This is an optimization exercise on Yosys and OpenROAD, whose aim is small area, a short achievable clock period and few clock cycles, not a production implementation. The RTL was checked by simulation tests, not by an equivalence proof against the original design. Some runs may be left out. An edit can pass the tests and still lose a function that they never use.

==> flow/design.v <==
module mac #(
    parameter DATA_W = 8,
    parameter ACC_W = 32
)(
    input  logic clk,
    input  logic rst_n,         
    input  logic en,
    input  logic clear,
    input  logic signed [DATA_W-1:0] a,
    input  logic signed [DATA_W-1:0] b,
    output logic signed [ACC_W-1:0] acc
);
    logic signed [2*DATA_W-1:0] mul;
    logic signed [ACC_W-1:0] acc_next;
    assign mul = a * b;
    assign acc_next = acc + mul[ACC_W-1:0];
    always_ff @(posedge clk) begin
        if (!rst_n || clear) begin
            acc <= '0;
        end else if(en) begin
            acc <= acc_next;
        end
    end
endmodule
module mac_array_mxn #(
    parameter DATA_W = 8,
    parameter ACC_W = 32,
    parameter M = 2,          
    parameter N = 2
)(
    input  logic clk,
    input  logic rst_n,         
    input  logic en,
    input  logic clear,
    input  logic [M-1:0][N-1:0][DATA_W-1:0] a,
    input  logic [M-1:0][N-1:0][DATA_W-1:0] b,
    output logic [M-1:0][N-1:0][ACC_W-1:0]  acc
);
    genvar i, j;
    generate
        for (i=0; i<M; i++) begin : g_row
            for (j=0; j<N; j++) begin : g_col
                mac #(.DATA_W(DATA_W), .ACC_W(ACC_W)) u_mac (
                    .clk(clk),
                    .rst_n(rst_n),
                    .en(en),
                    .clear(clear),
                    .a(a[i][j]),
                    .b(b[i][j]),
                    .acc(acc[i][j])
                );
            end
        end
    endgenerate
endmodule
module matmul_datapath #(
    parameter DATA_W = 16,
    parameter ACC_W = 32,
    parameter M = 2,
    parameter N = 2,
    parameter K = 2
)(
    input logic clk,
    input logic rst_n,
    input logic en,
    input logic clear,
    input logic [$clog2(K)-1:0] k,
    input  logic [M-1:0][K-1:0][DATA_W-1:0] A,
    input  logic [K-1:0][N-1:0][DATA_W-1:0] B,
    output logic [M-1:0][N-1:0][ACC_W-1:0]  C
);
    logic [M-1:0][N-1:0][DATA_W-1:0] a_mac;
    logic [M-1:0][N-1:0][DATA_W-1:0] b_mac;
    always_comb begin
        for (int i=0; i<M; ++i) begin
            for (int j=0; j<N; ++j) begin
                a_mac[i][j] = A[i][k];
                b_mac[i][j] = B[k][j];
            end
        end
    end
    mac_array_mxn #(
        .DATA_W(DATA_W), .ACC_W(ACC_W), .M(M), .N(N)
    ) mac_array (
        .clk(clk),
        .rst_n(rst_n),
        .en(en),
        .clear(clear),
        .a(a_mac),
        .b(b_mac),
        .acc(C)
    );
endmodule
module compute_wrapper #(
    parameter DATA_W = 32,
    parameter M_MAX =  2,
    parameter K_MAX =  4,
    parameter N_MAX =  2
) (
    input logic clk,
    input logic rst_n,
    input logic [DATA_W-1:0] s_axis_a_tdata,
    input logic             s_axis_a_tvalid,
    output logic            s_axis_a_tready,
    input logic             s_axis_a_tlast,
    input logic [DATA_W-1:0] s_axis_b_tdata,
    input logic             s_axis_b_tvalid,
    output logic            s_axis_b_tready,
    input logic             s_axis_b_tlast,
    output logic [DATA_W-1:0] m_axis_c_tdata,
    output logic             m_axis_c_tvalid,
    input logic              m_axis_c_tready,
    output logic             m_axis_c_tlast,
    input logic [DATA_W-1:0] cfg_m,
    input logic [DATA_W-1:0] cfg_k,
    input logic [DATA_W-1:0] cfg_n,
    input logic        start,
    output logic       done
);
    localparam MW = $clog2(M_MAX);
    localparam KW = $clog2(K_MAX);
    localparam NW = $clog2(N_MAX);
    logic [M_MAX-1:0][K_MAX-1:0][DATA_W-1:0] A_buf;
    logic [K_MAX-1:0][N_MAX-1:0][DATA_W-1:0] B_buf;
    logic [M_MAX-1:0][N_MAX-1:0][DATA_W-1:0] C_buf;
    logic [KW-1:0] k_cnt;
    logic [MW-1:0] a_row;
    logic [KW-1:0] a_col;
    logic [KW-1:0] b_row;
    logic [NW-1:0] b_col;
    logic [MW-1:0] c_row;
    logic [NW-1:0] c_col;
    logic [DATA_W-1:0] c_data_reg;
    logic              c_valid_reg;
    logic              c_last_reg;
    logic done_pulse;        
    logic done_reg;          
    typedef enum logic [2:0] {
        IDLE,
        LOAD_A,
        LOAD_B,
        PREPARE,
        COMPUTE,
        OUTPUT,
        DONE
    } state_t;
    state_t state, next_state;
    always_ff @(posedge clk or negedge rst_n) begin
        if (!rst_n) begin
            state <= IDLE;
        end else begin
            state <= next_state;
        end
    end
    always_comb begin
        s_axis_a_tready =   0;
        s_axis_b_tready =   0;
        next_state = state;
        case (state)
            IDLE    :   begin
                if (start)
                    next_state = LOAD_A;
            end
            LOAD_A  :   begin
                s_axis_a_tready = 1;
                s_axis_b_tready = 0;
                if (s_axis_a_tvalid && s_axis_a_tready && s_axis_a_tlast)
                    next_state = LOAD_B;
            end
            LOAD_B  :   begin
                s_axis_a_tready = 0;
                s_axis_b_tready = 1;
                if (s_axis_b_tvalid && s_axis_b_tready && s_axis_b_tlast)
                    next_state = PREPARE;
            end
            PREPARE :   begin
                next_state = COMPUTE;
            end
            COMPUTE :   begin
                if ({{(DATA_W-KW){1'b0}}, k_cnt} == cfg_k-1)
                    next_state = OUTPUT;
            end
            OUTPUT  :   begin
                if (m_axis_c_tready &&  m_axis_c_tvalid && m_axis_c_tlast) begin
                    next_state = DONE;
                end
            end
            DONE    :   begin
                if (!start)
                    next_state = IDLE;
            end
            default :   next_state = IDLE;
        endcase
    end
    always_ff @(posedge clk or negedge rst_n) begin
        if (!rst_n) begin
            a_row <= 0;
            a_col <= 0;
            b_row <= 0;
            b_col <= 0;
            c_row <= 0;
            c_col <= 0;
            k_cnt <= 0;
        end else begin
            case (state)
                LOAD_A  :
                    if (s_axis_a_tvalid && s_axis_a_tready) begin
                        if (s_axis_a_tlast) begin
                            a_row <= 0;
                            a_col <= 0;
                        end else if ({{(DATA_W-KW){1'b0}}, a_col} == cfg_k-1) begin
                            a_row <= a_row + 1;
                            a_col <= 0;
                        end else
                            a_col <= a_col + 1;
                    end
                LOAD_B  :
                    if (s_axis_b_tvalid && s_axis_b_tready) begin
                        if (s_axis_b_tlast) begin
                            b_row <= 0;
                            b_col <= 0;
                        end else if ({{(DATA_W-NW){1'b0}}, b_col} == cfg_n-1) begin
                            b_row <= b_row + 1;
                            b_col <= 0;
                        end else
                            b_col <= b_col + 1;
                    end
                COMPUTE :
                    k_cnt   <=  k_cnt + 1;
                OUTPUT  :
                    if (m_axis_c_tvalid && m_axis_c_tready) begin
                        if ({{(DATA_W-NW){1'b0}}, c_col} == cfg_n-1) begin
                            c_row <= c_row + 1;
                            c_col <= 0;
                        end else
                            c_col <= c_col + 1;
                    end
                default: begin
                    a_row <= 0;
                    a_col <= 0;
                    b_row <= 0;
                    b_col <= 0;
                    c_row <= 0;
                    c_col <= 0;
                    k_cnt <= 0;
                end
            endcase
        end
    end
    always_ff @(posedge clk) begin
        if (state == LOAD_A && s_axis_a_tvalid && s_axis_a_tready)
            A_buf[a_row][a_col] <= s_axis_a_tdata;
        if (state == LOAD_B && s_axis_b_tvalid && s_axis_b_tready)
            B_buf[b_row][b_col] <= s_axis_b_tdata;
    end
    always_ff @(posedge clk or negedge rst_n) begin
        if (!rst_n) begin
            c_data_reg  <= '0;
            c_valid_reg <= 0;
            c_last_reg  <= 0;
        end else begin
            if (state == OUTPUT && !c_valid_reg && m_axis_c_tready) begin
                c_data_reg  <= C_buf[c_row][c_col];
                c_valid_reg <= 1;
                c_last_reg  <= ({{(DATA_W-MW){1'b0}}, c_row} == cfg_m-1) &&
                               ({{(DATA_W-NW){1'b0}}, c_col} == cfg_n-1);
            end
            else if (c_valid_reg && m_axis_c_tready) begin
                c_valid_reg <= 0;
                c_last_reg  <= 0;
            end
        end
    end
    assign m_axis_c_tdata   = c_data_reg;
    assign m_axis_c_tvalid  = c_valid_reg;
    assign m_axis_c_tlast   = c_last_reg;
    always_ff @(posedge clk or negedge rst_n) begin
        if (!rst_n)
            done_pulse <= 0;
        else
            done_pulse <= (state == OUTPUT) && m_axis_c_tvalid && m_axis_c_tready && m_axis_c_tlast;
    end
    always_ff @(posedge clk or negedge rst_n) begin
        if (!rst_n) begin
            done_reg <= 1'b0;
        end else if (start) begin
            done_reg <= 1'b0;
        end else if (done_pulse) begin
            done_reg <= 1'b1;
        end
    end
    assign done = done_reg;
    matmul_datapath #(
        .DATA_W (DATA_W),
        .ACC_W  (DATA_W),
        .M(M_MAX),
        .N(N_MAX),
        .K(K_MAX)
    ) u_matmul (
        .clk   (clk),
        .rst_n (rst_n),
        .en    (state == COMPUTE),
        .clear (state == PREPARE),
        .k     (k_cnt),
        .A     (A_buf),
        .B     (B_buf),
        .C     (C_buf)
    );
endmodule
module axi_lite_ctrl_wrapper #(
    parameter DATA_W = 32,
    parameter ADDR_W = 32
)(
    input   logic   clk,
    input   logic   rst_n,
    input   logic [ADDR_W-1:0]  s_axi_awaddr,
    input   logic s_axi_awvalid,
    output   logic s_axi_awready,
    input   logic [DATA_W-1:0]  s_axi_wdata,
    input   logic s_axi_wvalid,
    output   logic s_axi_wready,
    output   logic s_axi_bvalid,
    output   logic [1:0] s_axi_bresp,
    input   logic s_axi_bready,
    input  logic [ADDR_W-1:0]    s_axi_araddr,
    input  logic       s_axi_arvalid,
    output logic       s_axi_arready,
    output logic [DATA_W-1:0]    s_axi_rdata,
    output logic [1:0] s_axi_rresp,
    output logic       s_axi_rvalid,
    input  logic       s_axi_rready,
    output logic [DATA_W-1:0] cfg_m,
    output logic [DATA_W-1:0] cfg_k,
    output logic [DATA_W-1:0] cfg_n,
    output logic    start,
    input  logic    done
);
    logic [DATA_W-1:0] ctrl_reg;
    logic [DATA_W-1:0] status_reg;
    logic [DATA_W-1:0] cfg_m_reg;
    logic [DATA_W-1:0] cfg_n_reg;
    logic [DATA_W-1:0] cfg_k_reg;
    logic write_fire, write_ok, read_ok;
    logic aw_hs, w_hs, ar_hs;
    logic [DATA_W-1:0] read_data;
    always_comb begin
        aw_hs = s_axi_awvalid &&  s_axi_awready;
        w_hs = s_axi_wvalid &&  s_axi_wready;
        write_fire = aw_hs && w_hs;
        write_ok =  (s_axi_awaddr == 32'h00) ||
                    (s_axi_awaddr == 32'h08) ||
                    (s_axi_awaddr == 32'h0C) ||
                    (s_axi_awaddr == 32'h10);
        ar_hs = s_axi_arvalid &&  s_axi_arready;
    end
    always_ff @(posedge clk or negedge rst_n) begin
        if (!rst_n) begin
            ctrl_reg    <= 32'd0;
            cfg_m_reg   <= 32'd0;
            cfg_n_reg   <= 32'd0;
            cfg_k_reg   <= 32'd0;
        end
        else begin
            if (start)
                ctrl_reg[0] <= 1'b0;
            if (aw_hs && w_hs) begin
                case (s_axi_awaddr[7:0])
                    8'h00   : ctrl_reg <= s_axi_wdata;
                    8'h08   : cfg_m_reg <= s_axi_wdata;
                    8'h0C   : cfg_k_reg <= s_axi_wdata;
                    8'h10   : cfg_n_reg <= s_axi_wdata;
                    default : ;
                endcase
            end
        end
    end
    typedef enum logic [1:0] {
        W_IDLE,
        W_RESP
    } wstate_t;
    wstate_t wstate, next_wstate;
    always_ff @(posedge clk or negedge rst_n) begin
        if (!rst_n) begin
            wstate <= W_IDLE;
        end else begin
            wstate <= next_wstate;
        end
    end
    always_comb begin
        s_axi_awready   =   0;
        s_axi_wready    =   0;
        s_axi_bvalid    =   0;
        next_wstate     = wstate;
        case (wstate)
            W_IDLE  :   begin
                s_axi_awready   = 1;
                s_axi_wready    = 1;
                if (aw_hs && w_hs) begin
                    next_wstate = W_RESP;
                end
            end
            W_RESP  :   begin
                s_axi_bvalid    = 1;
                if (s_axi_bready) begin
                    next_wstate = W_IDLE;
                end
            end
            default :   next_wstate = W_IDLE;
        endcase
    end
    logic [1:0] bresp_reg;
    always_ff @(posedge clk or negedge rst_n) begin
        if (!rst_n) begin
            bresp_reg   <= 2'b0;
        end
        else if (write_fire) begin
            bresp_reg   <= write_ok ? 2'b00 : 2'b10;
        end
    end
    assign s_axi_bresp = bresp_reg;
    always_comb begin
        read_data = 32'd0;
        read_ok   = 1'b1;
        case (s_axi_araddr[7:0])
            8'h00: read_data = ctrl_reg;
            8'h04: read_data = status_reg;
            8'h08: read_data = cfg_m_reg;
            8'h0C: read_data = cfg_k_reg;
            8'h10: read_data = cfg_n_reg;
            default: begin
            read_data = 32'd0;
            read_ok   = 1'b0;
            end
        endcase
    end
    typedef enum logic {
        R_IDLE,
        R_DATA
    } rstate_t;
    rstate_t rstate, next_rstate;
    always_ff @(posedge clk or negedge rst_n) begin
        if (!rst_n)
            rstate <= R_IDLE;
        else
            rstate <= next_rstate;
    end
    always_comb begin
        s_axi_arready = 0;
        s_axi_rvalid  = 0;
        next_rstate      = rstate;
        case (rstate)
            R_IDLE: begin
                s_axi_arready = 1;
                if (ar_hs) begin
                    next_rstate = R_DATA;
                end
            end
            R_DATA: begin
                s_axi_rvalid = 1;
                if (s_axi_rready) begin
                    next_rstate = R_IDLE;
                end
            end
        endcase
    end
    logic [1:0] rresp_reg;
    always_ff @(posedge clk or negedge rst_n) begin
        if (!rst_n) begin
            rresp_reg   <= 2'b0;
            s_axi_rdata <= 32'd0;
        end
        else if (ar_hs) begin
            rresp_reg   <= read_ok ? 2'b00 : 2'b10;
            s_axi_rdata <= read_data;
        end
    end
    assign s_axi_rresp = rresp_reg;
    assign cfg_m = cfg_m_reg;
    assign cfg_k = cfg_k_reg;
    assign cfg_n = cfg_n_reg;
    assign start = ctrl_reg[0];
    always_ff @(posedge clk or negedge rst_n) begin
        if (!rst_n)
            status_reg      <= 32'd0;
        else if (start)
            status_reg[0]   <= 1'b0;     
        else if (done)
            status_reg[0]   <= 1'b1;       
    end
endmodule
module axi_matrix_accelerator #(
    parameter ADDR_W = 32,
    parameter DATA_W = 32
) (
    input  logic clk,
    input  logic rst_n,
    input  logic [ADDR_W-1:0] s_axi_awaddr,
    input  logic        s_axi_awvalid,
    output logic        s_axi_awready,
    input  logic [DATA_W-1:0] s_axi_wdata,
    input  logic        s_axi_wvalid,
    output logic        s_axi_wready,
    output logic        s_axi_bvalid,
    output logic [1:0]  s_axi_bresp,
    input  logic        s_axi_bready,
    input  logic [ADDR_W-1:0] s_axi_araddr,
    input  logic        s_axi_arvalid,
    output logic        s_axi_arready,
    output logic [DATA_W-1:0] s_axi_rdata,
    output logic [1:0]  s_axi_rresp,
    output logic        s_axi_rvalid,
    input  logic        s_axi_rready,
    input  logic [DATA_W-1:0] s_axis_a_tdata,
    input  logic        s_axis_a_tvalid,
    output logic        s_axis_a_tready,
    input  logic        s_axis_a_tlast,
    input  logic [DATA_W-1:0] s_axis_b_tdata,
    input  logic        s_axis_b_tvalid,
    output logic        s_axis_b_tready,
    input  logic        s_axis_b_tlast,
    output logic [DATA_W-1:0] m_axis_c_tdata,
    output logic        m_axis_c_tvalid,
    input  logic        m_axis_c_tready,
    output logic        m_axis_c_tlast
);
    logic        start;
    logic        done;
    logic [DATA_W-1:0] cfg_m;
    logic [DATA_W-1:0] cfg_n;
    logic [DATA_W-1:0] cfg_k;
    axi_lite_ctrl_wrapper #(
        .DATA_W (DATA_W),
        .ADDR_W (ADDR_W)
    ) u_ctrl (
        .clk            (clk),
        .rst_n          (rst_n),
        .s_axi_awaddr   (s_axi_awaddr),
        .s_axi_awvalid  (s_axi_awvalid),
        .s_axi_awready  (s_axi_awready),
        .s_axi_wdata    (s_axi_wdata),
        .s_axi_wvalid   (s_axi_wvalid),
        .s_axi_wready   (s_axi_wready),
        .s_axi_bvalid   (s_axi_bvalid),
        .s_axi_bresp    (s_axi_bresp),
        .s_axi_bready   (s_axi_bready),
        .s_axi_araddr   (s_axi_araddr),
        .s_axi_arvalid  (s_axi_arvalid),
        .s_axi_arready  (s_axi_arready),
        .s_axi_rdata    (s_axi_rdata),
        .s_axi_rresp    (s_axi_rresp),
        .s_axi_rvalid   (s_axi_rvalid),
        .s_axi_rready   (s_axi_rready),
        .cfg_m          (cfg_m),
        .cfg_k          (cfg_k),
        .cfg_n          (cfg_n),
        .start          (start),
        .done           (done)
    );
    compute_wrapper #(
        .DATA_W (DATA_W)
    ) u_compute (
        .clk                (clk),
        .rst_n              (rst_n),
        .s_axis_a_tdata     (s_axis_a_tdata),
        .s_axis_a_tvalid    (s_axis_a_tvalid),
        .s_axis_a_tready    (s_axis_a_tready),
        .s_axis_a_tlast     (s_axis_a_tlast),
        .s_axis_b_tdata     (s_axis_b_tdata),
        .s_axis_b_tvalid    (s_axis_b_tvalid),
        .s_axis_b_tready    (s_axis_b_tready),
        .s_axis_b_tlast     (s_axis_b_tlast),
        .m_axis_c_tdata     (m_axis_c_tdata),
        .m_axis_c_tvalid    (m_axis_c_tvalid),
        .m_axis_c_tready    (m_axis_c_tready),
        .m_axis_c_tlast     (m_axis_c_tlast),
        .cfg_m          (cfg_m),
        .cfg_k          (cfg_k),
        .cfg_n          (cfg_n),
        .start          (start),
        .done           (done)
    );
endmodule
==> flow/run.sh <==
#!/bin/bash
# synth_recipe.tcl (not shown) runs the flow's synth.tcl, then flattens the netlist and writes it again
# the make line also repeats each setting of config.mk as NAME=value (left out here)
make -C /OpenROAD-flow-scripts/flow DESIGN_CONFIG=/design/flow/config.mk WORK_HOME=/design/flow/orfs CLKGATE_MAP_FILE= SYNTH_SCRIPT=/design/flow/synth_recipe.tcl finish
==> flow/config.mk <==
export PLATFORM = sky130hd
export DESIGN_NAME = axi_matrix_accelerator
export DESIGN_NICKNAME = axi_matrix_accelerator
export VERILOG_FILES = /design/flow/design.v
export SDC_FILE = /design/flow/constraint.sdc
export NUM_CORES = 4
export LEC_CHECK = 0
export CAP_MARGIN = 20
export CORE_MARGIN = 2
export CORE_UTILIZATION = 45
export SLEW_MARGIN = 20
==> flow/constraint.sdc <==
create_clock -name core_clock -period 11.0 [get_ports {clk}]
set_input_delay 2.2000 -clock core_clock [delete_from_list [all_inputs] [get_ports {clk}]]
set_output_delay 2.2000 -clock core_clock [all_outputs]
set_load 0.01 [all_outputs]
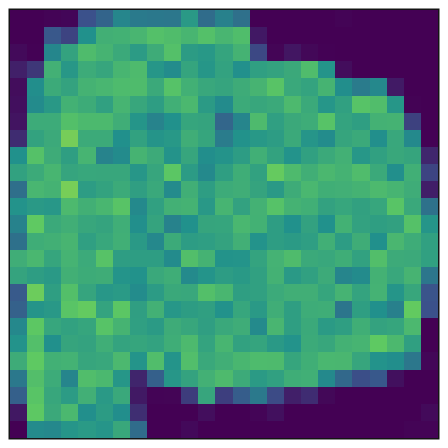
run_1/cell_density.png
The die is cut into 25 by 25 equal tiles; dark purple is low, yellow is high, 0 to 100% covered.
The mean over all tiles is 47%. The emptiest ninth of the die: upper right. 1.1% of the tiles are over 75% full. The fullest tile reaches 79%. 15% of the tiles are nearly empty.

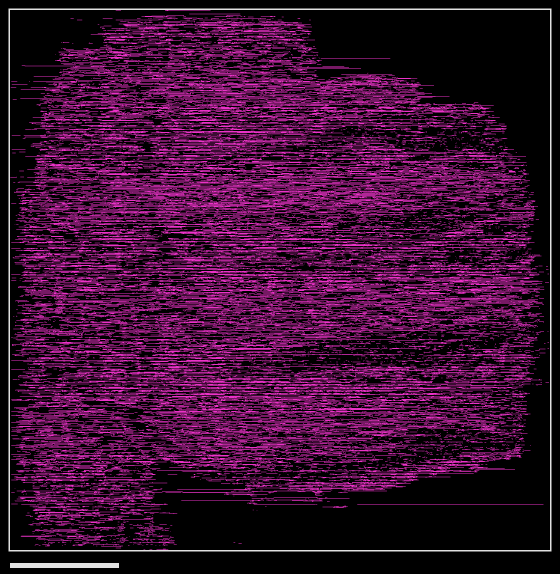
run_1/layer_met1.png
Bar = 100 µm.
The longest straight run is 170 µm. 12698 nets have wire on it. The wires run mostly horizontal. The layer carries 150 mm of wire.
total wirelength of the detailed-routed design: 393 mm
via count: 83888
routing usage on met1: 43.4%

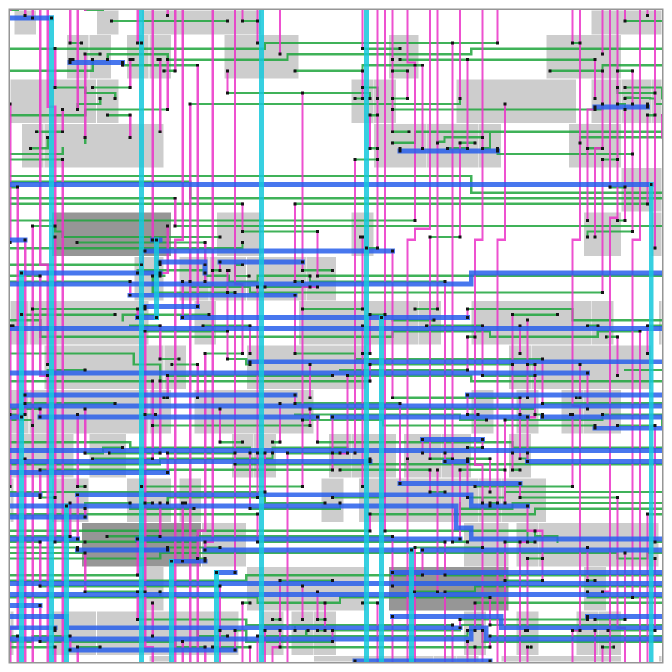
run_1/detail.png
Window x 227 to 267, y 326 to 366 µm. Cells in gray, sequential cells in the stronger gray; small squares are vias.
Blue shows metal 3. Green shows metal 1. Cyan shows metal 4. Magenta shows metal 2.
Netlist names of flops here include u_compute.u_matmul.mac_array.g_row.g_col.u_mac.acc (3). Sequential cells in the window: 3. Most frequent: inv_1 (17), fa_1 (15), nand2_1 (14). 88 logic cells have their middle in the window.

==> run summary, run 1 <==
Status: complete, no violations
Min-delay worst type: reg -> reg
Unrepaired setup endpoints after global routing: false
Start of the worst register-to-register path: u_compute.k_cnt[0]$_DFFE_PN0P_
Fraction of synthesized cell area in xor and xnor cells: 2.92%
Worst-path clk slew: 70 ps
Worst Hold Path Cells: 2
Detailed-route wire length per cell: 27.2 µm
Multiplexer share of the synthesized area: 7.00%
Total placed cells including tap cells: 14213
Part of the Yosys area used for sequential elements: 21.6%
Prevailing post-synth register cell: edfxtp_1
CP max stage delay: 840 ps
Ys async rst share: 25.1%
Largest fanout of any net on the critical path: 30
H-tree depth reported by CTS: 3
Sum of negative setup slack: 0 ps
Number of top-level pins: 249
Largest cells by area after synthesis: fa_1, edfxtp_1, inv_1
Critical path endpoint category: flop
Number of optimization iterations in the first detailed-route pass: 7
Number of DRC violations after detailed-routing iteration 0: 9123
Core Footprint: 238000 µm²
Final-report setup violation count: 0
Portion of synthesized cell area occupied by the leading cell type: 32.5%
Finished layout cell area: 119000 µm²
Final hold violations: 0
Final hold slack: 475 ps
TritonCTS clock tree: yes
R2r setup slk: 570 ps
DIE AREA: 244000 µm²
Mean Syn Cell Area: 9.67 µm²
Clk root buf: clkbuf_16
Die width: 494 µm
Cells resized by post-CTS repair: 0
Post-synthesis share of cell area spent on full adders, half adders and majority gates: 39.7%
Initial core utilization: 45.3%
Post-placement worst setup slack: 1050 ps
Post-Synthesis Cells: 11167
Buffers on Ports: 222
Hold buffers post-CTS: 0
Critical Path RT: 11800 ps
Crit path launch: u_compute.k_cnt[0]$_DFFE_PN0P_
Synth Cell Area: 108000 µm²
DRC violations left: 0
Final period util: 94.8%
Largest area contributor in the synthesized netlist: fa_1
Post CTS Setup Buffer Count: 0
Slew of the pin with the lowest slew margin: 1240 ps
Cell with the most instances after synthesis: inv_1
Final Worst Setup Slack: 574 ps
Cell with the biggest individual delay on the critical path: dfrtp_4
Cell repeated most along the worst path: fa_1
Vias in the first global route: 85712
Final Wtd Congestion: 0.990
Peak Freq: 0.0959 GHz
Count of synthesis-stage warnings from yosys: 4
Die Ht: 494 µm
Growth of design area from synthesis to finish: 9.88%
Number of synthesized flops with an enable pin: 512
CTS buffer count: 104
Layout cells sized above 1: 9.04%
Fin Clk Skew: 149 ps
Overall Global Routing Usage: 32.5%
First-pass GRT wire length: 578 mm
Worst R2R Path Depth: 30
DPL Wire Length: 295 mm
Leading cell types by count after synthesis: inv_1, fa_1, nand2_1
Slew Viols, Final: 0
Antenna violations before repair: 31
Synthesized-area fraction occupied by ao, oa, aoi and oai cells: 7.23%
Class of the most critical setup path: reg -> reg
Largest net degree at the start of global routing: 165
Overflow left after global routing: 0
Residual antenna-violating net count after detailed routing: 0
Startpoint type of the worst setup path: flop
Number of different library cells in the post-synthesis netlist: 82
Number of flip-flops and latches in the synthesized netlist: 854
Total number of clock tree sinks: 854
Insertion delay to the later sink of the worst-skew pair: 870 ps
Tightest slew margin relative to the limit: 17.3%
Area share of and/or/nand/nor cells after synthesis: 11.8%
Min cycle time layout: 10430 ps
Dominant combinational cell family by area after synthesis: adder cells
End-of-flow core utilization: 49.8%
Arrival time of data at the critical path endpoint: 11230 ps
Row cnt: 179
DR vias/cell: 5.82
Maximum number of buffers from clock root to sink: 3
Max-cap violations: 0
Final Net Count: 13696
Instance area at placement: 115000 µm²
Non-Filler Instances: 14426
Testbench counts for the RTL of run 1, summed over its fixed seeds: cycles 15,226.
run 1: per-layer routing:
layer,vias to the layer above,GRT usage [%],routed length [µm]
met4,22,17.6,26400
met5,-,0,160
met3,878,9.77,48700
met1,43145,43.4,150000
met2,4858,47.6,168000
li1,34985,-,-
run 1: critical path: cells and delay by family (launching register included):
kind	cells	cell delay (ps)
buffers and inverters	8	1310
adder cells (fa/ha/maj)	9	3640
XOR/XNOR	1	580
AO/OA/AOI/OAI	8	3080
flip-flops	1	840
multiplexers	1	400
AND/OR/NAND/NOR	3	430
run 1: logic make-up after synthesis:
kind of cell	count (synthesis)
flip-flops	854
AND/OR/NAND/NOR	3150
multiplexers	530
XOR/XNOR	344
other	1
AO/OA/AOI/OAI	1126
buffers and inverters	2790
adder cells (fa/ha/maj)	2372
run 1: how the worst min path moves through the flow:
stage               slack [ps]                            from                             end
CTS                        470                            flop                            flop
detailed placement         460  u_compute.done_pulse$_DFF_PN0_  u_compute.done_reg$_DFFE_PN0P_
floorplan                  440  u_compute.done_pulse$_DFF_PN0_  u_compute.done_reg$_DFFE_PN0P_
global route               490  u_compute.done_pulse$_DFF_PN0_  u_compute.done_reg$_DFFE_PN0P_
global placement           450  u_compute.done_pulse$_DFF_PN0_  u_compute.done_reg$_DFFE_PN0P_
finish                     480                            flop                            flop
run 1: layout make-up:
cell class	instances	area [µm²]
Tap cell	3167	3960
Fill cell	22141	120000
Multi-Input combinational cell	7524	74900
Antenna cell	21	52.6
Sequential cell	854	23300
Inverter	2152	8090
Clock inverter	55	651
Timing Repair Buffer	517	4790
Clock buffer	136	2910
run 1: cells in the final DEF (no fill, tap or decap), types with 40 or more instances in the layout:
cell type and n:
mux2_2 253, mux4_2 154, and2_1 69, mux2i_1 118, clkbuf_16 109, o21ai_2 45, inv_1 2150, clkdlybuf4s50_1 221
a22o_1 402, fa_1 1752, xor2_1 62, o21ai_0 228, a21oi_1 189, ha_1 618, nand3_1 45, nor3_1 40
nand2b_1 45, xnor2_1 272, nor2_1 1332, edfxtp_1 512, nor2b_1 58, dfrtp_1 210, buf_4 266, nand2_1 1406
a21o_1 46, dfxtp_1 128
--- run 2: outline of the changes from run 1 ---
flow/design.v: 582 -> 1170 lines; modules unchanged: 0
  mac: edited, 24 -> 747 lines
  mac_array_mxn: edited, 31 -> 15 lines
  matmul_datapath: edited, 38 -> 33 lines
  compute_wrapper: edited, 216 -> 177 lines
  axi_lite_ctrl_wrapper: edited, 181 -> 114 lines
  axi_matrix_accelerator: edited, 92 -> 84 lines
==> module compute_wrapper as of run 2 <==
module compute_wrapper (
    input  logic        clk,
    input  logic        rst_n,
    input  logic [31:0] s_axis_a_tdata,
    input  logic        s_axis_a_tvalid,
    output logic        s_axis_a_tready,
    input  logic        s_axis_a_tlast,
    input  logic [31:0] s_axis_b_tdata,
    input  logic        s_axis_b_tvalid,
    output logic        s_axis_b_tready,
    input  logic        s_axis_b_tlast,
    output logic [31:0] m_axis_c_tdata,
    output logic        m_axis_c_tvalid,
    input  logic        m_axis_c_tready,
    output logic        m_axis_c_tlast,
    input  logic [31:0] cfg_m,
    input  logic [31:0] cfg_k,
    input  logic [31:0] cfg_n,
    output logic        job_end
);
    wire       m2    = cfg_m[1];
    wire       n2    = cfg_n[1];
    wire [1:0] klast = cfg_k[1:0] - 2'd1;
    wire [3:0] kn    = n2 ? {cfg_k[2:0], 1'b0} : {1'b0, cfg_k[2:0]};
    logic       i_q, j_q, idone_q, a_have_q, a_rdy_q, b_rdy_q;
    logic [1:0] k_q;
    logic [3:0] b_cnt_q;
    logic       v1_q, f1_q, l1_q, t1_q;
    logic       v2_q, f2_q, l2_q, t2_q;
    logic       ov_q, ol_q, sv_q, sl_q;
    logic [31:0] bstore [8];
    logic [31:0] op_a;
    logic [15:0] one_q, two_q, neg_q;
    logic [31:0] out_q, skid_q;
    wire adv = ~sv_q;
    wire a_hs  = s_axis_a_tvalid & a_rdy_q;
    wire b_hs  = s_axis_b_tvalid & b_rdy_q;
    wire [2:0] idx     = n2 ? {k_q, j_q} : {1'b0, k_q};
    wire       b_port  = (b_cnt_q == {1'b0, idx});
    wire       b_ok    = (b_cnt_q > {1'b0, idx}) | (b_port & b_hs);
    wire       a_ok    = a_have_q | a_hs;
    wire       issue   = adv & ~idone_q & a_ok & b_ok;
    wire       j_end   = ~n2 | j_q;
    wire       k_end   = (k_q == klast);
    wire       i_end   = ~m2 | i_q;
    wire pop  = ov_q & m_axis_c_tready;
    assign job_end = pop & ol_q;
    logic       i_d, j_d, idone_d, a_have_d, b_rdy_d, sv_d;
    logic [1:0] k_d;
    logic [3:0] b_cnt_d;
    always_comb begin
        i_d = i_q; j_d = j_q; k_d = k_q; idone_d = idone_q;
        a_have_d = a_have_q; b_cnt_d = b_cnt_q;
        if (issue) begin
            if (!j_end)
                j_d = 1'b1;
            else begin
                j_d = 1'b0;
                if (!k_end)
                    k_d = k_q + 2'd1;
                else begin
                    k_d = 2'd0;
                    if (!i_end) i_d = 1'b1;
                    else        idone_d = 1'b1;
                end
            end
        end
        if (issue & j_end)
            a_have_d = 1'b0;
        else if (a_hs)
            a_have_d = 1'b1;
        if (b_hs)
            b_cnt_d = b_cnt_q + 4'd1;
        b_rdy_d = b_cnt_d < kn;
        if (job_end) begin
            i_d = 1'b0; j_d = 1'b0; k_d = 2'd0; idone_d = 1'b0;
            a_have_d = 1'b0; b_cnt_d = 4'd0; b_rdy_d = 1'b1;
        end
    end
    always_ff @(posedge clk or negedge rst_n) begin
        if (!rst_n) begin
            i_q <= 1'b0; j_q <= 1'b0; k_q <= 2'd0; idone_q <= 1'b0;
            a_have_q <= 1'b0; b_cnt_q <= 4'd0; b_rdy_q <= 1'b0;
            a_rdy_q <= 1'b1;
        end else begin
            i_q <= i_d; j_q <= j_d; k_q <= k_d; idone_q <= idone_d;
            a_have_q <= a_have_d; b_cnt_q <= b_cnt_d; b_rdy_q <= b_rdy_d;
            a_rdy_q <= ~idone_d & ~a_have_d & ~sv_d;
        end
    end
    always_ff @(posedge clk) begin
        if (b_hs)
            bstore[b_cnt_q[2:0]] <= s_axis_b_tdata;
        if (a_hs)
            op_a <= s_axis_a_tdata;
    end
    wire [31:0] b_op = b_port ? s_axis_b_tdata : bstore[idx];
    logic [15:0] one_d, two_d, neg_d;
    always_comb begin
        for (int r = 0; r < 16; r++) begin
            logic x2, x1, x0;
            x2 = b_op[2*r+1];
            x1 = b_op[2*r];
            x0 = (r == 0) ? 1'b0 : b_op[2*r-1];
            one_d[r] = x1 ^ x0;
            two_d[r] = (x2 & ~x1 & ~x0) | (~x2 & x1 & x0);
            neg_d[r] = x2 & ~(x1 & x0);
        end
    end
    always_ff @(posedge clk) begin
        if (adv) begin
            one_q <= one_d;
            two_q <= two_d;
            neg_q <= neg_d;
        end
    end
    always_ff @(posedge clk or negedge rst_n) begin
        if (!rst_n) begin
            v1_q <= 1'b0; f1_q <= 1'b0; l1_q <= 1'b0; t1_q <= 1'b0;
            v2_q <= 1'b0; f2_q <= 1'b0; l2_q <= 1'b0; t2_q <= 1'b0;
        end else if (adv) begin
            v1_q <= issue;
            f1_q <= (k_q == 2'd0);
            l1_q <= k_end;
            t1_q <= k_end & j_end & i_end;
            v2_q <= v1_q;
            f2_q <= f1_q;
            l2_q <= l1_q;
            t2_q <= t1_q;
        end
    end
    logic [31:0] res;
    matmul_datapath u_dp (
        .clk   (clk),
        .adv   (adv),
        .v2    (v2_q),
        .n2    (n2),
        .f2    (f2_q),
        .a     (op_a),
        .one   (one_q),
        .two   (two_q),
        .neg   (neg_q),
        .res   (res)
    );
    wire push = adv & v2_q & l2_q;
    assign sv_d = sv_q ? ~pop : (push & ov_q & ~pop);
    always_ff @(posedge clk or negedge rst_n) begin
        if (!rst_n) begin
            ov_q <= 1'b0; ol_q <= 1'b0; sv_q <= 1'b0; sl_q <= 1'b0;
        end else begin
            sv_q <= sv_d;
            if (sv_q) begin
                if (pop) ol_q <= sl_q;
            end else if (push) begin
                if (!ov_q || pop) begin
                    ov_q <= 1'b1;
                    ol_q <= t2_q;
                end else
                    sl_q <= t2_q;
            end else if (pop)
                ov_q <= 1'b0;
        end
    end
    always_ff @(posedge clk) begin
        if (sv_q) begin
            if (pop) out_q <= skid_q;
        end else if (push) begin
            if (!ov_q || pop) out_q <= res;
            else              skid_q <= res;
        end
    end
    assign s_axis_a_tready = a_rdy_q;
    assign s_axis_b_tready = b_rdy_q;
    assign m_axis_c_tvalid = ov_q;
    assign m_axis_c_tdata  = out_q;
    assign m_axis_c_tlast  = ol_q;
endmodule
==> module matmul_datapath as of run 2 <==
module matmul_datapath (
    input  logic        clk,
    input  logic        adv,
    input  logic        v2,       
    input  logic        n2,       
    input  logic        f2,       
    input  logic [31:0] a,
    input  logic [15:0] one,
    input  logic [15:0] two,
    input  logic [15:0] neg,
    output logic [31:0] res       
);
    logic [1:0][31:0] rows, rows_q;
    logic [31:0] acc_cur;
    mac u_mul (
        .a    (a),
        .one  (one),
        .two  (two),
        .neg  (neg),
        .rows (rows)
    );
    always_ff @(posedge clk)
        if (adv) rows_q <= rows;
    wire [31:0] base = f2 ? 32'd0 : acc_cur;
    assign res = base + rows_q[0] + rows_q[1];
    mac_array_mxn u_acc (
        .clk (clk),
        .we  (adv & v2),
        .n2  (n2),
        .d   (res),
        .cur (acc_cur)
    );
endmodule
==> module mac_array_mxn as of run 2 <==
module mac_array_mxn (
    input  logic        clk,
    input  logic        we,
    input  logic        n2,
    input  logic [31:0] d,
    output logic [31:0] cur
);
    logic [31:0] oth;
    always_ff @(posedge clk) begin
        if (we) begin
            cur <= n2 ? oth : d;
            oth <= d;
        end
    end
endmodule
==> module axi_matrix_accelerator as of run 2 <==
module axi_matrix_accelerator #(
    parameter ADDR_W = 32,
    parameter DATA_W = 32
) (
    input  logic clk,
    input  logic rst_n,
    input  logic [ADDR_W-1:0] s_axi_awaddr,
    input  logic        s_axi_awvalid,
    output logic        s_axi_awready,
    input  logic [DATA_W-1:0] s_axi_wdata,
    input  logic        s_axi_wvalid,
    output logic        s_axi_wready,
    output logic        s_axi_bvalid,
    output logic [1:0]  s_axi_bresp,
    input  logic        s_axi_bready,
    input  logic [ADDR_W-1:0] s_axi_araddr,
    input  logic        s_axi_arvalid,
    output logic        s_axi_arready,
    output logic [DATA_W-1:0] s_axi_rdata,
    output logic [1:0]  s_axi_rresp,
    output logic        s_axi_rvalid,
    input  logic        s_axi_rready,
    input  logic [DATA_W-1:0] s_axis_a_tdata,
    input  logic        s_axis_a_tvalid,
    output logic        s_axis_a_tready,
    input  logic        s_axis_a_tlast,
    input  logic [DATA_W-1:0] s_axis_b_tdata,
    input  logic        s_axis_b_tvalid,
    output logic        s_axis_b_tready,
    input  logic        s_axis_b_tlast,
    output logic [DATA_W-1:0] m_axis_c_tdata,
    output logic        m_axis_c_tvalid,
    input  logic        m_axis_c_tready,
    output logic        m_axis_c_tlast
);
    logic [DATA_W-1:0] cfg_m;
    logic [DATA_W-1:0] cfg_k;
    logic [DATA_W-1:0] cfg_n;
    logic              job_end;
    axi_lite_ctrl_wrapper u_ctrl (
        .clk            (clk),
        .rst_n          (rst_n),
        .s_axi_awaddr   (s_axi_awaddr),
        .s_axi_awvalid  (s_axi_awvalid),
        .s_axi_awready  (s_axi_awready),
        .s_axi_wdata    (s_axi_wdata),
        .s_axi_wvalid   (s_axi_wvalid),
        .s_axi_wready   (s_axi_wready),
        .s_axi_bvalid   (s_axi_bvalid),
        .s_axi_bresp    (s_axi_bresp),
        .s_axi_bready   (s_axi_bready),
        .s_axi_araddr   (s_axi_araddr),
        .s_axi_arvalid  (s_axi_arvalid),
        .s_axi_arready  (s_axi_arready),
        .s_axi_rdata    (s_axi_rdata),
        .s_axi_rresp    (s_axi_rresp),
        .s_axi_rvalid   (s_axi_rvalid),
        .s_axi_rready   (s_axi_rready),
        .cfg_m          (cfg_m),
        .cfg_k          (cfg_k),
        .cfg_n          (cfg_n),
        .job_end        (job_end)
    );
    compute_wrapper u_compute (
        .clk                (clk),
        .rst_n              (rst_n),
        .s_axis_a_tdata     (s_axis_a_tdata),
        .s_axis_a_tvalid    (s_axis_a_tvalid),
        .s_axis_a_tready    (s_axis_a_tready),
        .s_axis_a_tlast     (s_axis_a_tlast),
        .s_axis_b_tdata     (s_axis_b_tdata),
        .s_axis_b_tvalid    (s_axis_b_tvalid),
        .s_axis_b_tready    (s_axis_b_tready),
        .s_axis_b_tlast     (s_axis_b_tlast),
        .m_axis_c_tdata     (m_axis_c_tdata),
        .m_axis_c_tvalid    (m_axis_c_tvalid),
        .m_axis_c_tready    (m_axis_c_tready),
        .m_axis_c_tlast     (m_axis_c_tlast),
        .cfg_m              (cfg_m),
        .cfg_k              (cfg_k),
        .cfg_n              (cfg_n),
        .job_end            (job_end)
    );
endmodule
==> module axi_lite_ctrl_wrapper as of run 2 <==
module axi_lite_ctrl_wrapper (
    input  logic        clk,
    input  logic        rst_n,
    input  logic [31:0] s_axi_awaddr,
    input  logic        s_axi_awvalid,
    output logic        s_axi_awready,
    input  logic [31:0] s_axi_wdata,
    input  logic        s_axi_wvalid,
    output logic        s_axi_wready,
    output logic        s_axi_bvalid,
    output logic [1:0]  s_axi_bresp,
    input  logic        s_axi_bready,
    input  logic [31:0] s_axi_araddr,
    input  logic        s_axi_arvalid,
    output logic        s_axi_arready,
    output logic [31:0] s_axi_rdata,
    output logic [1:0]  s_axi_rresp,
    output logic        s_axi_rvalid,
    input  logic        s_axi_rready,
    output logic [31:0] cfg_m,
    output logic [31:0] cfg_k,
    output logic [31:0] cfg_n,
    input  logic        job_end       
);
    logic [31:1] ctrl_q;
    logic [31:0] cfg_m_q, cfg_k_q, cfg_n_q;
    logic        done_q;
    logic        bvalid_q, bresp_q, awready_q, arready_q;
    logic        rpend_q, rvalid_q, rresp_q, rdone_q;
    logic [4:0]  rsel_q;      
    logic [31:0] rdata_q;
    wire wr = s_axi_awvalid & s_axi_wvalid & awready_q;
    wire [7:0] wa = s_axi_awaddr[7:0];
    wire full_ok = (s_axi_awaddr[31:5] == 27'd0) &&
                   (s_axi_awaddr[4:0] == 5'h00 || s_axi_awaddr[4:0] == 5'h08 ||
                    s_axi_awaddr[4:0] == 5'h0C || s_axi_awaddr[4:0] == 5'h10);
    wire start = wr && wa == 8'h00 && s_axi_wdata[0];
    always_ff @(posedge clk or negedge rst_n) begin
        if (!rst_n) begin
            ctrl_q  <= '0;
            cfg_m_q <= '0;
            cfg_k_q <= '0;
            cfg_n_q <= '0;
        end else if (wr) begin
            case (wa)
                8'h00: ctrl_q  <= s_axi_wdata[31:1];
                8'h08: cfg_m_q <= s_axi_wdata;
                8'h0C: cfg_k_q <= s_axi_wdata;
                8'h10: cfg_n_q <= s_axi_wdata;
                default: ;
            endcase
        end
    end
    always_ff @(posedge clk or negedge rst_n) begin
        if (!rst_n) begin
            bvalid_q  <= 1'b0;
            awready_q <= 1'b1;
            bresp_q   <= 1'b0;
            done_q    <= 1'b0;
        end else begin
            if (wr) begin
                bvalid_q  <= 1'b1;
                awready_q <= 1'b0;
                bresp_q   <= ~full_ok;
            end else if (s_axi_bready) begin
                bvalid_q  <= 1'b0;
                awready_q <= 1'b1;
            end
            if (start)
                done_q <= 1'b0;
            else if (job_end)
                done_q <= 1'b1;
        end
    end
    wire ar = s_axi_arvalid & arready_q;
    wire rvalid_d = rpend_q | (rvalid_q & ~s_axi_rready);
    wire [7:0] ra = s_axi_araddr[7:0];
    always_ff @(posedge clk or negedge rst_n) begin
        if (!rst_n) begin
            rpend_q   <= 1'b0;
            rvalid_q  <= 1'b0;
            arready_q <= 1'b1;
        end else begin
            rpend_q   <= ar;
            rvalid_q  <= rvalid_d;
            arready_q <= ~ar & ~rvalid_d;
        end
    end
    always_ff @(posedge clk) begin
        if (ar) begin
            rsel_q  <= {ra == 8'h10, ra == 8'h0C, ra == 8'h08, ra == 8'h04, ra == 8'h00};
            rdone_q <= done_q;
        end
        if (rpend_q) begin
            rdata_q <= ({32{rsel_q[0]}} & {ctrl_q, 1'b0}) |
                       ({32{rsel_q[1]}} & {31'd0, rdone_q}) |
                       ({32{rsel_q[2]}} & cfg_m_q) |
                       ({32{rsel_q[3]}} & cfg_k_q) |
                       ({32{rsel_q[4]}} & cfg_n_q);
            rresp_q <= ~|rsel_q;
        end
    end
    assign s_axi_awready = awready_q;
    assign s_axi_wready  = awready_q;
    assign s_axi_bvalid  = bvalid_q;
    assign s_axi_bresp   = {bresp_q, 1'b0};
    assign s_axi_arready = arready_q;
    assign s_axi_rvalid  = rvalid_q;
    assign s_axi_rdata   = rdata_q;
    assign s_axi_rresp   = {rresp_q, 1'b0};
    assign cfg_m = cfg_m_q;
    assign cfg_k = cfg_k_q;
    assign cfg_n = cfg_n_q;
endmodule
==> flow/flow/run.sh (new file) <==
#!/bin/bash
set -euo pipefail
MARGIN=$(cat flow/margin.txt)
bash standard.sh SETUP_SLACK_MARGIN=$MARGIN finish > make_finish.log 2>&1
==> flow/flow/margin.txt (new file) <==
7.5
==> flow/standard.sh (new file) <==
#!/bin/bash
# synth_recipe.tcl (not shown) runs the flow's synth.tcl, then flattens the netlist and writes it again
# the make line also repeats each setting of config.mk as NAME=value (left out here)
make -C /OpenROAD-flow-scripts/flow DESIGN_CONFIG=/design/flow/config.mk WORK_HOME=/design/flow/orfs CLKGATE_MAP_FILE= SYNTH_SCRIPT=/design/flow/synth_recipe.tcl "${@:-finish}"
--- a/flow/config.mk
+++ b/flow/config.mk
@@ -6,4 +6,5 @@
 export NUM_CORES = 4
 export LEC_CHECK = 0
+export ABC_CLOCK_PERIOD_IN_PS = 3500
 export CAP_MARGIN = 20
 export CORE_MARGIN = 2
removed: flow/run.sh
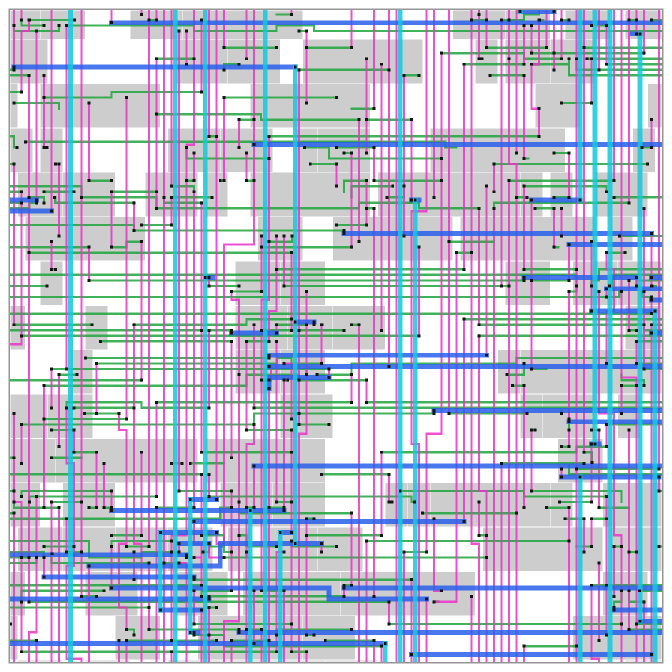
run_2/detail.png
Window x 132 to 172, y 193 to 233 µm. Cells in gray, sequential cells in the stronger gray; small squares are vias.
Cyan shows metal 4. Blue shows metal 3. Magenta shows metal 2. Green shows metal 1.
Most frequent: inv_1 (18), xnor2_1 (18), a22oi_1 (16). Sequential cells in the window: 0. 94 logic cells have their middle in the window.

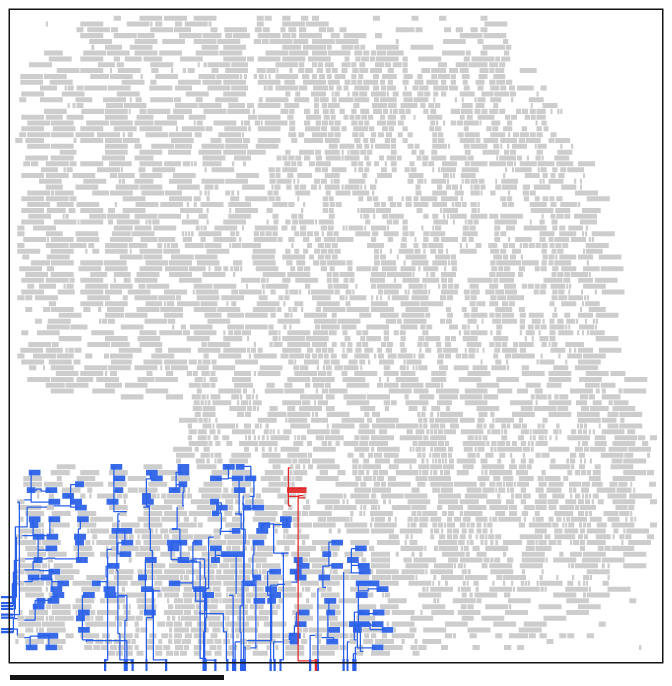
run_2/io_fan.png
Bar = 100 µm.
Blue shows s_axi_wdata, direction input, edge 24 bottom, 8 left, end cells 128, buffers 32, wire 2310 µm. Red shows m_axis_c_tlast, direction output, edge bottom, end cells 1, buffers 1, wire 123 µm.

==> run summary, run 2 <==
Status: complete, no violations
Largest area contributor in the synthesized netlist: edfxtp_1
Leading cell types by count after synthesis: edfxtp_1, a22oi_1, inv_1
Sum of negative setup slack: 0 ps
Growth of design area from synthesis to finish: 25.9%
Die Ht: 304 µm
Cell with the biggest individual delay on the critical path: fa_1
Largest net degree at the start of global routing: 82
Slew Viols, Final: 0
Count of synthesis-stage warnings from yosys: 4
Max-cap violations: 0
Maximum number of buffers from clock root to sink: 3
Overflow left after global routing: 0
Via count: 26754
Number of DRC violations after detailed-routing iteration 0: 2412
Critical path endpoint category: flop
Die width: 304 µm
Class of the most critical setup path: reg -> reg
R2r setup slk: 6410 ps
Core Footprint: 89700 µm²
Launch instance of the worst min-delay path: u_ctrl.done_q$_DFFE_PN0P_
Count of buffer and inverter cells on the critical path: 3
Final Wtd Congestion: 0.886
Peak Freq: 0.218 GHz
Slew of the pin with the lowest slew margin: 1060 ps
Portion of synthesized cell area occupied by the leading cell type: 41.9%
Number of flip-flops and latches in the synthesized netlist: 724
Commonest cells after routing, fill and taps aside: edfxtp_1, a22oi_1, xnor2_1, inv_1, buf_4
Total number of clock tree sinks: 724
Vias in the first global route: 27931
Category of cells accounting for the largest share of critical-path delay: adder cells
Final-report setup violation count: 0
Min-delay worst type: reg -> reg
Number of optimization iterations in the first detailed-route pass: 6
Total wirelength of the detailed-routed design: 116 mm
Overall Global Routing Usage: 24.4%
Number of synthesized flops with an enable pin: 566
Ys async rst share: 21.8%
Final Net Count: 3877
DPL Wire Length: 68.7 mm
CP max stage delay: 520 ps
Number of different library cells in the post-synthesis netlist: 66
Prevailing post-synth register cell: edfxtp_1
Largest cells by area after synthesis: edfxtp_1, fa_1, dfrtp_1
Testbench counts for the RTL of run 2, summed over its fixed seeds: cycles 9,492.
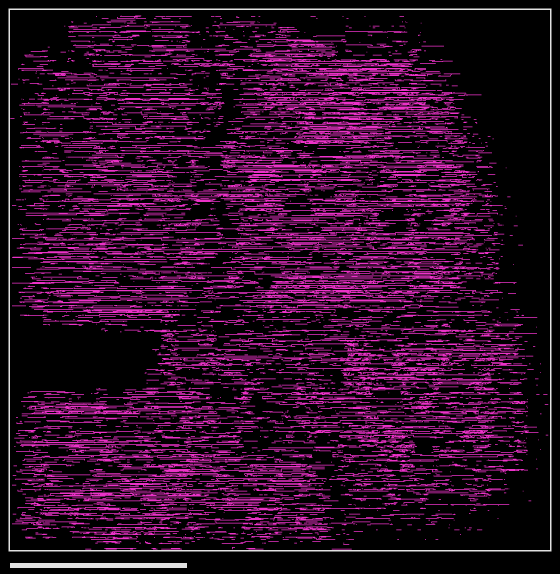
run_2/layer_met1.png
Bar = 100 µm.
The wires run mostly horizontal. The layer holds 40% of the routed length. The longest straight run is 80.5 µm.

[run 2: cells by family after synthesis]
| family | count (synthesis) | synth area share [%] |
|---|---|---|
| flops | 724 | 51.6 |
| compound gates | 563 | 9.74 |
| buf+inv | 456 | 4.46 |
| simple gates | 395 | 4.53 |
| xor+xnor | 330 | 7.12 |
| fa+ha+maj | 303 | 13.4 |
| mux | 260 | 9.12 |
| other cells | 1 | 0.00924 |
[run 2: per-stage QoR]
stage | instance area (µm²) | cells | util, % | setup WS, ps
after floorplan | 41400 | 3033 | - | 6640
after global placement | 44300 | 4265 | 49.4 | 5400
after detailed placement | 44400 | 4268 | 49.5 | 5650
after CTS | 49600 | 4572 | 55.2 | 6360
after global routing | 51100 | 4646 | 57.0 | 6240
final | 51100 | 4646 | 57.0 | 6410
[run 2: timing repair]
action | in CTS | in global routing
setup endpoints to repair | 382 | 285
gates resized for setup | 482 | 281
pin swaps | 96 | 166
cloned | 17 | 4
buffers inserted | 140 | 66
[run 2: path summary, 6_finish.rpt]
path                                                        to  depth (start not counted)
max                        u_compute.u_dp.rows_q[63]$_DFFE_PN_                         16
min                                   u_ctrl.rdone_q$_DFFE_PP_                          0
min in group asynchronous        u_ctrl.cfg_k_q[7]$_DFFE_PN0P_                          1
max reg2reg                u_compute.u_dp.rows_q[63]$_DFFE_PN_                         16
max in group asynchronous          u_compute.a_rdy_q$_DFF_PN1_                          3
min reg2reg                           u_ctrl.rdone_q$_DFFE_PP_                          0
[run 2: per-layer routing]
layer  routed length (µm)  vias to the layer above  global-route usage [%]
met5                   38                        -                       0
met4                 4510                        6                    9.10
met3                 6550                      268                    3.87
met2                58500                      906                    41.3
met1                46500                    13880                    31.8
li1                     -                    11694                       -
[run 2: final cells by class]
type	count	area, µm²
antenna	3	7.51
clock buffer	105	2190
clock inverter	42	427
fill	7180	38600
inverter	232	886
multi-input combinational	1858	19900
sequential	724	21000
tap	1176	1470
timing repair buffer	506	5260
[run 2: worst reg2reg max path, stage by stage, from the launching register on]
cell,delay [ps]
edfxtp_1,430
buf_12,170
a22oi_2,170
xor2_1,210
fa_1,460
fa_1,520
inv_1,50
fa_2,520
inv_2,40
fa_2,390
fa_2,350
xor2_1,170
xnor2_1,220
xnor2_1,160
xnor2_1,160
xnor2_1,160
xnor2_1,120

static timing again, ports no longer ideal:
How much do the figures lean on ideal ports? The routed layouts below were timed once more, with nothing changed but the port constraints. Step 1 (the two cells are an assumption about what drives the block):
set clk [get_ports {clk}]
set_driving_cell -lib_cell sky130_fd_sc_hd__clkbuf_16 $clk
set_driving_cell -lib_cell sky130_fd_sc_hd__buf_2 [delete_from_list [all_inputs] $clk]
Step 2 adds t to the input delays and takes it off the output delays; t is the mean of the earliest and latest rising clock arrival at the registers after step 1. Input paths then give back, and output paths get back, about the clock's delay inside the block. Slacks: no drivers / after step 1 / after step 2; pairs: no drivers / after step 1.
run | t (ns) | setup slack, ns | worst hold slack (ns) | worst setup path after step 2 | slew at the worst register clock pin (ns)
run 1 | 0.904 | 0.574 / 0.574 / 0.574 | 0.475 / 0.475 / 0.475 | register to register | 0.07 / 0.07
run 2 | 0.692 | 6.413 / 6.413 / 6.402 | 0.440 / 0.440 / 0.440 | input to register | 0.07 / 0.07
After both steps setup and hold are still met in every run listed. For run 2, which loses most, drivers alone change the setup slack by 0.000 ns; drivers and shift together by -0.011 ns.
